Background: an optimization exercise with open tools, aiming at small area and a short achievable clock period. Do not read the settings as production practice. Function was checked by simulation only, so behaviour that the tests miss may differ from the original. No activity file was given, so power comes from the tool's default toggle rates.

[design/flow/run.sh]
#!/bin/bash
# synth_recipe.tcl (not shown) runs the flow's synth.tcl, then flattens the netlist and writes it again
# the make line also repeats each setting of config.mk as NAME=value (left out here)
make -C /OpenROAD-flow-scripts/flow DESIGN_CONFIG=/design/flow/config.mk WORK_HOME=/design/flow/orfs CLKGATE_MAP_FILE= SYNTH_SCRIPT=/design/flow/synth_recipe.tcl finish
[design/flow/config.mk]
export PLATFORM = sky130hd
export DESIGN_NAME = DSP
export DESIGN_NICKNAME = DSP
export VERILOG_FILES = /design/flow/design.v
export SDC_FILE = /design/flow/constraint.sdc
export NUM_CORES = 4
export LEC_CHECK = 0
export CAP_MARGIN = 20
export CORE_MARGIN = 2
export CORE_UTILIZATION = 40
export SLEW_MARGIN = 20
[design/flow/constraint.sdc]
create_clock -name core_clock -period 9.5 [get_ports {clk}]
set_input_delay 1.9000 -clock core_clock [delete_from_list [all_inputs] [get_ports {clk}]]
set_output_delay 1.9000 -clock core_clock [all_outputs]
set_load 0.01 [all_outputs]
[design/flow/design.v]
module MUX2#(parameter WIDTH=18)(in1, in2, sel, out);
    input [WIDTH-1:0] in1, in2;
    input sel;
    output[WIDTH-1:0] out;
    assign out = (sel==1)? in2: in1;
endmodule
module AddSub #(
    parameter WIDTH = 18
    )(
        input mode,
        input [WIDTH-1:0] in1, in2,
        input carryin,
        output reg [WIDTH-1:0] out,
        output reg cout
    );
    always @(*) begin
        if(!mode)
            {cout, out}= in1+in2+carryin;
        else 
            {cout, out}= in1-(carryin+in2); 
    end
endmodule
module multiplier #(
    parameter WIDTH =18
)(
    input [WIDTH-1:0] m1, m2,
    output [WIDTH*2-1:0] out
);
    assign out= m1*m2;
endmodule
module MUX4_1 #(
    parameter WIDTH_IN1 = 48,
    parameter WIDTH_IN2 = 18,
    parameter WIDTH_IN3 = 36,
    parameter WIDTH_OUT  = 48
)(
    input [1:0] sel,
    input [WIDTH_IN1-1:0] in1,
    input [WIDTH_IN2-1:0] in2,
    input [WIDTH_IN3-1:0] in3,
    output reg [WIDTH_OUT-1:0] out
);
    always @(*) begin
        case (sel)
            2'b00: out = {WIDTH_OUT{1'b0}};  
            2'b01: out = {{(WIDTH_OUT - WIDTH_IN3){in3[WIDTH_IN3-1]}}, in3};  
            2'b10: out = in1;  
            2'b11: out = {{(WIDTH_OUT - WIDTH_IN2){in2[WIDTH_IN2-1]}}, in2};  
            default: out = {WIDTH_OUT{1'bx}};
        endcase
    end
endmodule
module DSP #(
    parameter A0REG = 1,  
    parameter A1REG = 1,
    parameter B0REG = 1, 
    parameter B1REG = 1,
    parameter CREG = 1, 
    parameter DREG = 1, 
    parameter MREG = 1,
    parameter PREG = 1, 
    parameter CARRYINREG = 1,
    parameter CARRYOUTREG = 1,
    parameter OPMODEREG = 1,
    parameter CARRYINSEL = "OPMODE5",  
    parameter B_INPUT = "DIRECT",  
    parameter RSTTYPE = "SYNC"
    )(
    input clk,
    input [7:0] opmode, 
    input CEA, 
    input CEB, 
    input CEC, 
    input CECARRYIN, 
    input CED, 
    input CEM, 
    input CEP,
    input CEOPMODE,
    input RSTA,  
    input RSTB,  
    input RSTC,  
    input RSTCARRYIN,  
    input RSTD,  
    input RSTM,  
    input RSTOPMODE,  
    input RSTP,
    input [17:0] A, B, D, BCIN,
    input [47:0] C,
    input carryin,
    input [47:0] PCIN,  
    output reg [17:0] BCOUT,  
    output reg [47:0] PCOUT,  
    output reg [35:0] M,
    output reg [47:0] P,
    output reg carryout, 
    output reg carryoutf
    );
    localparam IS_SYNCRESET = (RSTTYPE == "SYNC") ;  
    localparam IS_BDIRECT = (B_INPUT == "DIRECT");
    localparam IS_CARRYINSEL_OPMODE = (CARRYINSEL == "OPMODE5");
    localparam IS_CARRYINSEL_CARRYIN = (CARRYINSEL == "CARRYIN");
    localparam ZERO = 0;
    reg [17:0] A_ff, B_ff, D_ff;
    reg [47:0] C_ff;
    reg [7:0] opmode_ff;
    reg CYI;
    reg CYO;
    reg [35:0] M_ff;
    reg [47:0] P_ff;
    wire [17:0] pre_addsub_out;
    wire pre_addsub_cout;
    wire [17:0] MUX1_out;
    wire [35:0] mult_out;
    reg [47:0] D_A_B_concatenated;
    wire [47:0] MUX_X_out;
    wire [47:0] MUX_Z_out;
    reg [17:0] A1_ff;
    reg [17:0] B1_ff;
    wire [47:0] post_addsub_out;
    wire post_addsub_cout;
    generate
    if (A0REG) begin : gen_pipeline_A
        if (IS_SYNCRESET) begin
            always @(posedge clk) begin
                if (RSTA)
                    A_ff <= 18'b0;
                else if (CEA)
                    A_ff <= A;
            end
        end else begin
            always @(posedge clk or posedge RSTA) begin
                if (RSTA)
                    A_ff <= 18'b0;
                else if (CEA)
                    A_ff <= A;
            end
        end
    end else begin : gen_comb_A
        always @* begin
            A_ff = A;
        end
    end
    endgenerate
    generate
    if (B0REG) begin : gen_pipeline_B0
        if (IS_SYNCRESET) begin
            always @(posedge clk) begin
                if (RSTB)
                    B_ff <= 18'b0;
                else if (CEB) begin
                    if (IS_BDIRECT)
                        B_ff <= B;
                    else
                        B_ff <= BCIN;
                end
            end
        end else begin
            always @(posedge clk or posedge RSTB) begin
                if (RSTB)
                    B_ff <= 18'b0;
                else if (CEB) begin
                    if (IS_BDIRECT)
                        B_ff <= B;
                    else
                        B_ff <= BCIN;
                end
            end
        end
    end else begin : gen_comb_B0
        always @* begin
            if (IS_BDIRECT)
                B_ff = B;
            else
                B_ff = BCIN;
        end
    end
    endgenerate
    generate
    if (CREG) begin : gen_pipeline_C
        if (IS_SYNCRESET) begin
            always @(posedge clk) begin
                if (RSTC)
                    C_ff <= 48'b0;
                else if (CEC)
                    C_ff <= C;
            end
        end else begin
            always @(posedge clk or posedge RSTC) begin
                if (RSTC)
                    C_ff <= 48'b0;
                else if (CEC)
                    C_ff <= C;
            end
        end
    end else begin : gen_comb_C
        always @* begin
            C_ff = C;
        end
    end
    endgenerate
    generate
    if (DREG) begin : gen_pipeline_D
        if (IS_SYNCRESET) begin
            always @(posedge clk) begin
                if (RSTD)
                    D_ff <= 18'b0;
                else if (CED)
                    D_ff <= D;
            end
        end else begin
            always @(posedge clk or posedge RSTD) begin
                if (RSTD)
                    D_ff <= 18'b0;
                else if (CED)
                    D_ff <= D;
            end
        end
    end else begin : gen_comb_D
        always @* begin
            D_ff = D;
        end
    end
    endgenerate
    generate
    if (OPMODEREG) begin : gen_pipeline_opmode
        if (IS_SYNCRESET) begin
            always @(posedge clk) begin
                if (RSTOPMODE)
                    opmode_ff <= 8'b0;
                else if (CEOPMODE)
                    opmode_ff <= opmode;
            end
        end else begin
            always @(posedge clk or posedge RSTOPMODE) begin
                if (RSTOPMODE)
                    opmode_ff <= 8'b0;
                else if (CEOPMODE)
                    opmode_ff <= opmode;
            end
        end
    end else begin : gen_comb_opmode
        always @* begin
            opmode_ff = opmode;
        end
    end
    endgenerate
    generate
    if (CARRYINREG) begin : gen_pipeline_CYI
        if (IS_SYNCRESET) begin
            always @(posedge clk) begin
                if (RSTCARRYIN)
                    CYI <= 0;
                else if (CECARRYIN) begin
                    if (CARRYINSEL == "OPMODE5")
                        CYI <= opmode_ff[5];
                    else if (CARRYINSEL == "CARRYIN")
                        CYI <= carryin;
                    else
                        CYI <= 1'b0;
                end
            end
        end else begin
            always @(posedge clk or posedge RSTCARRYIN) begin
                if (RSTCARRYIN)
                    CYI <= 0;
                else if (CECARRYIN) begin
                    if (CARRYINSEL == "OPMODE5")
                        CYI <= opmode_ff[5];
                    else if (CARRYINSEL == "CARRYIN")
                        CYI <= carryin;
                    else
                        CYI <= 1'b0;
                end
            end
        end
    end else begin : gen_comb_CYI
        always @* begin
            if (CARRYINSEL == "OPMODE5")
                CYI = opmode_ff[5];
            else if (CARRYINSEL == "CARRYIN")
                CYI = carryin;
            else
                CYI = 1'b0;
        end
    end
    endgenerate
    AddSub #(
        .WIDTH(18)
    ) pre_addsub (
        .mode(opmode_ff[6]), 
        .in1(D_ff), 
        .in2(B_ff), 
        .carryin(ZERO), 
        .out(pre_addsub_out),
        .cout(pre_addsub_cout)
    );
    MUX2 #(
        .WIDTH(18)
    )pre_addsub_mux (
        .in1(B_ff), 
        .in2(pre_addsub_out), 
        .sel(opmode_ff[4]), 
        .out(MUX1_out));
    generate
    if (B1REG) begin : gen_pipeline_B1
        if (IS_SYNCRESET) begin
            always @(posedge clk) begin
                if (RSTB)
                    B1_ff <= 18'b0;
                else if (CEB)
                    B1_ff <= MUX1_out;
            end
        end else begin
            always @(posedge clk or posedge RSTB) begin
                if (RSTB)
                    B1_ff <= 18'b0;
                else if (CEB)
                    B1_ff <= MUX1_out;
            end
        end
    end else begin : gen_comb_B1
        always @* begin
            B1_ff = MUX1_out;
        end
    end
    endgenerate
    always @(*) begin
        BCOUT = B1_ff;
        D_A_B_concatenated= {D_ff[11:0], A_ff[17:0], B_ff[17:0]};
    end   
    generate
    if (A1REG) begin : gen_pipeline_A1
        if (IS_SYNCRESET) begin
            always @(posedge clk) begin
                if (RSTA)
                    A1_ff <= 18'b0;
                else if (CEA)
                    A1_ff <= A_ff;
            end
        end else begin
            always @(posedge clk or posedge RSTA) begin
                if (RSTA)
                    A1_ff <= 18'b0;
                else if (CEA)
                    A1_ff <= A_ff;
            end
        end
    end else begin : gen_comb_A1
        always @* begin
            A1_ff = A_ff;
        end
    end
    endgenerate
    multiplier m1(
        .m1(B1_ff), 
        .m2(A1_ff), 
        .out(mult_out));
    generate
    if (MREG) begin : gen_pipeline_M
        if (IS_SYNCRESET) begin
            always @(posedge clk) begin
                if (RSTM)
                    M_ff <= 36'b0;
                else if (CEM)
                    M_ff <= mult_out;
            end
        end else begin
            always @(posedge clk or posedge RSTM) begin
                if (RSTM)
                    M_ff <= 36'b0;
                else if (CEM)
                    M_ff <= mult_out;
            end
        end
    end else begin : gen_comb_M
        always @* begin
            M_ff = mult_out;
        end
    end
    endgenerate
    always @(M_ff) begin
        M= M_ff;
    end
    MUX4_1 #(
        .WIDTH_IN1(48),
        .WIDTH_IN2(48),
        .WIDTH_IN3(36),
        .WIDTH_OUT(48)
    ) u_mux4_1 (
        .sel(opmode_ff[1:0]),
        .in1(PCOUT),
        .in2(D_A_B_concatenated),
        .in3(mult_out),
        .out(MUX_X_out)
    );
    MUX4_1 #(
        .WIDTH_IN1(48),
        .WIDTH_IN2(48),
        .WIDTH_IN3(48),
        .WIDTH_OUT(48)
    ) u_mux4_2 (
        .sel(opmode_ff[3:2]),
        .in1(P_ff),
        .in2(C_ff),
        .in3(PCIN),
        .out(MUX_Z_out)
    );
    AddSub #(
        .WIDTH(48)
    ) post_addsub(
        .mode(opmode_ff[7]),
        .in1(MUX_Z_out),
        .in2(MUX_X_out),
        .carryin(CYI),
        .out(post_addsub_out),
        .cout(post_addsub_cout)
    );
    generate
    if (PREG) begin : gen_pipeline_P
        if (IS_SYNCRESET) begin
            always @(posedge clk) begin
                if (RSTP)
                    P_ff <= 48'b0;
                else if (CEP)
                    P_ff <= post_addsub_out;
            end
        end else begin
            always @(posedge clk or posedge RSTP) begin
                if (RSTP)
                    P_ff <= 48'b0;
                else if (CEP)
                    P_ff <= post_addsub_out;
            end
        end
    end else begin : gen_comb_P
        always @* begin
            P_ff = post_addsub_out;
        end
    end
    endgenerate
    always@(P_ff) begin
        P= P_ff;
        PCOUT= P_ff;
    end
    generate
    if (CARRYOUTREG) begin : gen_pipeline_carryout
        if (IS_SYNCRESET) begin
            always @(posedge clk) begin
                if (RSTCARRYIN)
                    CYO <= 0;
                else if (CECARRYIN)
                    CYO <= post_addsub_cout;
            end
        end else begin
            always @(posedge clk or posedge RSTCARRYIN) begin
                if (RSTP)
                    CYO <= 0;
                else if (CEP)
                    CYO <= post_addsub_cout;
            end
        end
    end else begin : gen_comb_carryout
        always @* begin
            CYO = post_addsub_cout;
        end
    end
    endgenerate
    always @(CYO) begin
        carryout = CYO;
        carryoutf= CYO;
    end
endmodule
routed.png
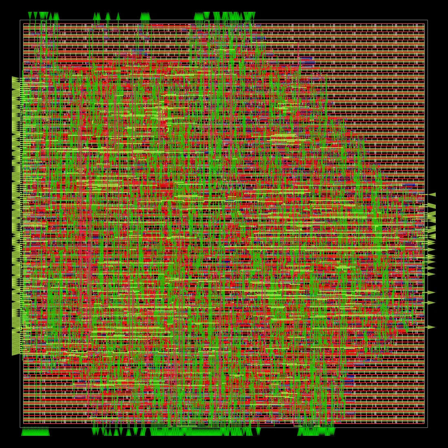
met2 wire length: 44.9 mm
met3 WL post-DR: 6.02 mm
Routed WL: 96.6 mm
max layer used: met4
total track usage: 26.0%

layers.png
(1.5 px per micron) Only two layers are drawn.
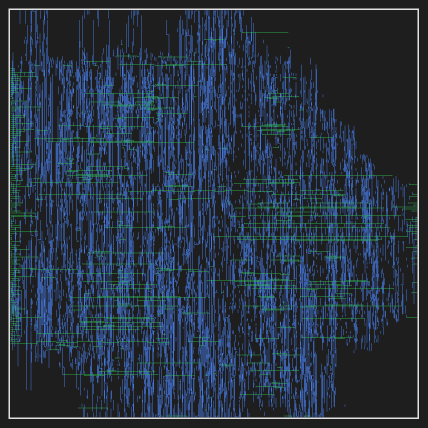
[M3] green | wire length: 6,020 microns
[M2] blue | wire length: 44.9 mm
detailed-route wire length per cell: 19.7 microns
via count: 25,600

class_map.png
(1.5 px per micron) Fill, decap, tap and diode cells in grey.
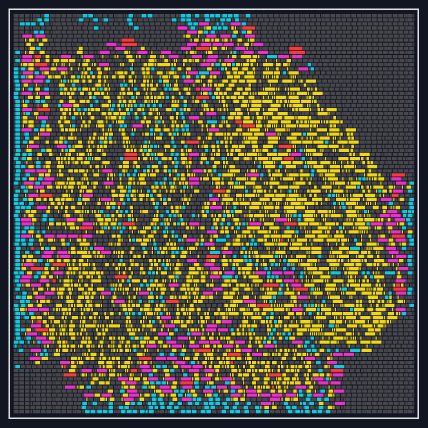
[clock drivers and dummy loads] red | cells: 62
[remaining logic cells] yellow | cells: 3,020
[sequential cells] magenta | cells: 232
[remaining buffers and delay cells] cyan | cells: 640

clock_wires.png
(1.5 px per micron)
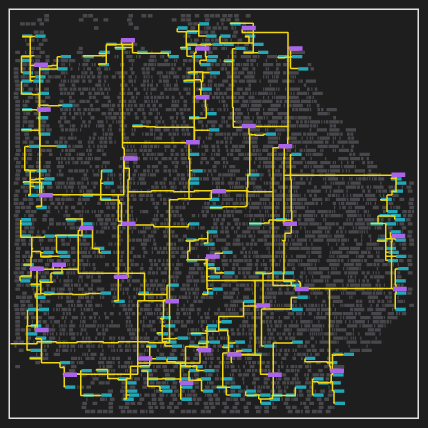
[clock-net drivers] purple | count: 34
[clock wires] yellow | length: 4,750 microns
[flip-flops] cyan | count: 232
routed clock nets: 35
clock skew: 0.0554 ns
Clock group: 1.35 mW

==> metrics by stage <==
step | total power [mW] | hold slack [ns] | cell area, sq um | setup TNS (ns) | setup WS (ns)
after global placement | 2.74 | 0.466 | 34500 | -0.0196 | -0.0196
after floorplan | 2.05 | 0.454 | 28700 | 0 | 0.874
final | 4.11 | 0.479 | 35900 | 0 | 0.332
after global routing | 4.32 | 0.517 | 35900 | -0.00688 | -0.00688
after CTS | 4.11 | 0.483 | 35600 | 0 | 0.0253
after detailed placement | 2.74 | 0.467 | 34500 | -0.0301 | -0.0301
==> power by group <==
part	total [mW]	switching [mW]	internal [mW]
Combinational	1.63	0.850	0.777
Sequential	1.13	0.0953	1.03
Clock	1.35	0.558	0.796
==> what timing repair did <==
| item | 4_1_cts | 5_1_grt |
|---|---|---|
| hold endpoints to repair | 0 | 0 |
| resized for setup | 2 | 61 |
| endpoints found under the setup margin | 2 | 19 |
| buffers inserted | 0 | 3 |
| pin swaps | 0 | 7 |
==> registers in the layout, summed over array words and instances (netlist names) <==
register,count
C_ff,48
P_ff,48
M_ff,36
A1_ff,18
A_ff,18
B1_ff,18
B_ff,18
D_ff,18
opmode_ff,8
CYI,1
CYO,1
==> placed cells by master (no fill, tap or decap), drive strengths merged, types with 11 or more instances in the layout <==
master,count
xnor2,92
clkdlybuf4s50,317
a2111oi,13
nand3,56
mux2,51
nor3,40
a21oi,166
nand2b,35
a21o,58
xor2,44
nor2b,24
clkinv,11
and3,16
mux2i,188
nand4,13
a22o,39
and2,145
dfxtp,232
o21a,16
inv,476
o21ai,108
o211ai,16
nor2,324
a211oi,39
nand2,321
buf,323
clkbuf,44
o21bai,21
a31oi,30
fa,261
a22oi,23
ha,267
nor3b,11
==> final cells by class <==
type                    count  area, sq um
inverters                 474         1780
well taps                 950         1190
repair buffers            640         5720
flip-flops and latches    232         4680
multi-input cells        2546        21400
clock inverters            18          204
fillers                  6983        35400
clock buffers              44          950
==> worst register-to-register path: cells and delay by family, from the launching register on <==
kind                     cells  cell delay (ns)
AO/OA/AOI/OAI               12             2.45
XOR/XNOR                     2             0.35
adder cells (fa/ha/maj)      9             4.07
buffers and inverters        8             0.80
flip-flops                   1             0.41
AND/OR/NAND/NOR              7             1.06
==> metrics.md <==
| Metric | Value |
|---|---|
| Status | `finished clean` |
| Top Ports | `346` |
| Synth Cell Area | `28,700 sq um` |
| Final setup violation count | `0` |
| Worst-Margin Slew | `1.05 ns` |
| Top post-synthesis cells by area | `fa_1 18%, dfxtp_1 16%, ha_1 12%` |
| Clock Latency Late Sink | `0.59 ns` |
| Crit path from | `A1_ff[12]$_SDFFE_PP0P_` |
| Post-Synthesis Cells | `3,492` |
| Hold wc startpoint | `M_ff[13]$_SDFFE_PP0P_` |
| Final design utilization | `50.4%` |
| Port buffer count | `326` |
| Worst path depth | `38` |
| Simple-gate share of the synthesized area | `16.8%` |
| Drt initial violations | `1,635` |
| Gr busiest metal | `met2` |
| Max Slew Vio Count | `0` |
| Cell Count, Final, Fillers Out | `4,904` |
| Clk pin slew, worst setup/hold paths | `0.07 ns` |
| Power Dens Cells | `115 nW/um^2` |
| EDFF count, synth | `0` |
| Worst slew margin | `29.4%` |
| Hold Path End | `M_ff[13]$_SDFFE_PP0P_` |
| Post-synthesis compound-gate area fraction | `14.4%` |
| Buf/Inv on CP | `8` |
| Vias in the first global route | `25,600` |
| Antenna Nets Post-Route | `0` |
| Syn nets | `4,214` |
| Final Cycle Share | `96.5%` |
| Crit Path Class | `reg -> reg` |
| Die Y | `272 microns` |
| ANT cells | `0` |
| Clk sinks | `232` |
| Largest net degree at the start of global routing | `68` |
| Hold-fix buffers at CTS | `0` |
| Worst R2R End | `P_ff[44]$_SDFFE_PP0P_` |
| Met1 usage | `33.9%` |
| Most common cell in the synthesized netlist | `inv_1` |
| Worst setup endpoint | `P_ff[44]$_SDFFE_PP0P_` |
| Ys flop type | `dfxtp_1` |
| Std-Cell Rows | `98` |
| Multiplexer area fraction after synthesis | `8.56%` |
| Yosys reg bits | `232` |
| CP top delay family | `adder cells` |
| XOR/XNOR Fraction of Synth Area | `4.15%` |
| Synth unique cells | `88` |
| Peak VDD IR | `0.118 mV` |
| Most common library cells after synthesis | `473 x inv_1, 324 x nor2_1, 321 x nand2_1` |
| Synthesis-to-finish area growth | `25.1%` |
| Met1 WL | `42.2 mm` |
| Clock Tree Buf Depth | `3` |
| Yosys top cell area share | `18.2%` |
| Congestion Overflow GR | `0` |
| Max_cap viols | `0` |
| Max incr delay on CP | `0.54 ns` |
| Crit path top cell by count | `fa_1` |
| Placed cells | `4,839` |
| Hold Violations, Final | `0` |
| YS warnings | `6` |
| GPL Wtd Cong | `0.926` |
| DR pass1 iterations | `8` |
| Avg Inst Size Synth | `8.21 sq um` |
| Seq/Total Area, Yosys | `16.2%` |
| H-tree levels | `2` |
| CTS tree | `yes` |
| Post-layout min period | `9.17 ns` |
| Critical R2R Launch | `A1_ff[12]$_SDFFE_PP0P_` |
| Initial Utilization | `40.3%` |
| Main combinational cell family by area after synthesis | `adder cells` |
| R2r worst-path depth | `38` |
| Worst Hold Path Cells | `2` |
| Core footprint | `71,200 sq um` |
| NumNets Final | `4,650` |
| Area leader, netlist | `fa_1` |
| Met2 GRT Util | `43.3%` |
| First-pass GRT wire length | `149 mm` |
| Worst Path Max Fanout | `8` |
| Root buffer cell | `clkbuf_16` |
| Share of cells above drive strength 1 | `13.1%` |
| Die X-Extent | `272 microns` |
| Avg Vias per Cell | `5.21` |
| Post-DP HPWL | `78.1 mm` |

## re-timing with driven ports
The results above use ideal ports. As a check the final layout listed here was re-extracted and re-timed, cells and wires unchanged. Step 1, drivers: a clkbuf_16 drives clk and a buf_2 each remaining input, both assumed. Step 2 adds t to the input delays and takes it off the output delays; t is the mean of the earliest and latest rising clock arrival at the registers after step 1. Input paths then give back, and output paths get back, about the clock's delay inside the block. a / b / c = ideal ports / drivers / drivers and shift; a / b = the first two.
t (ns): 0.627
setup WS [ns]: 0.332 / 0.332 / 0.332
hold slack, ns: 0.479 / 0.479 / 0.479
latest minus earliest clock arrival (ns): 0.055 / 0.056
slew at the worst register clock pin (ns): 0.07 / 0.07
After both steps setup and hold are still met in this run. For this run, drivers alone change the setup slack by 0.000 ns; drivers and shift together by 0.000 ns.
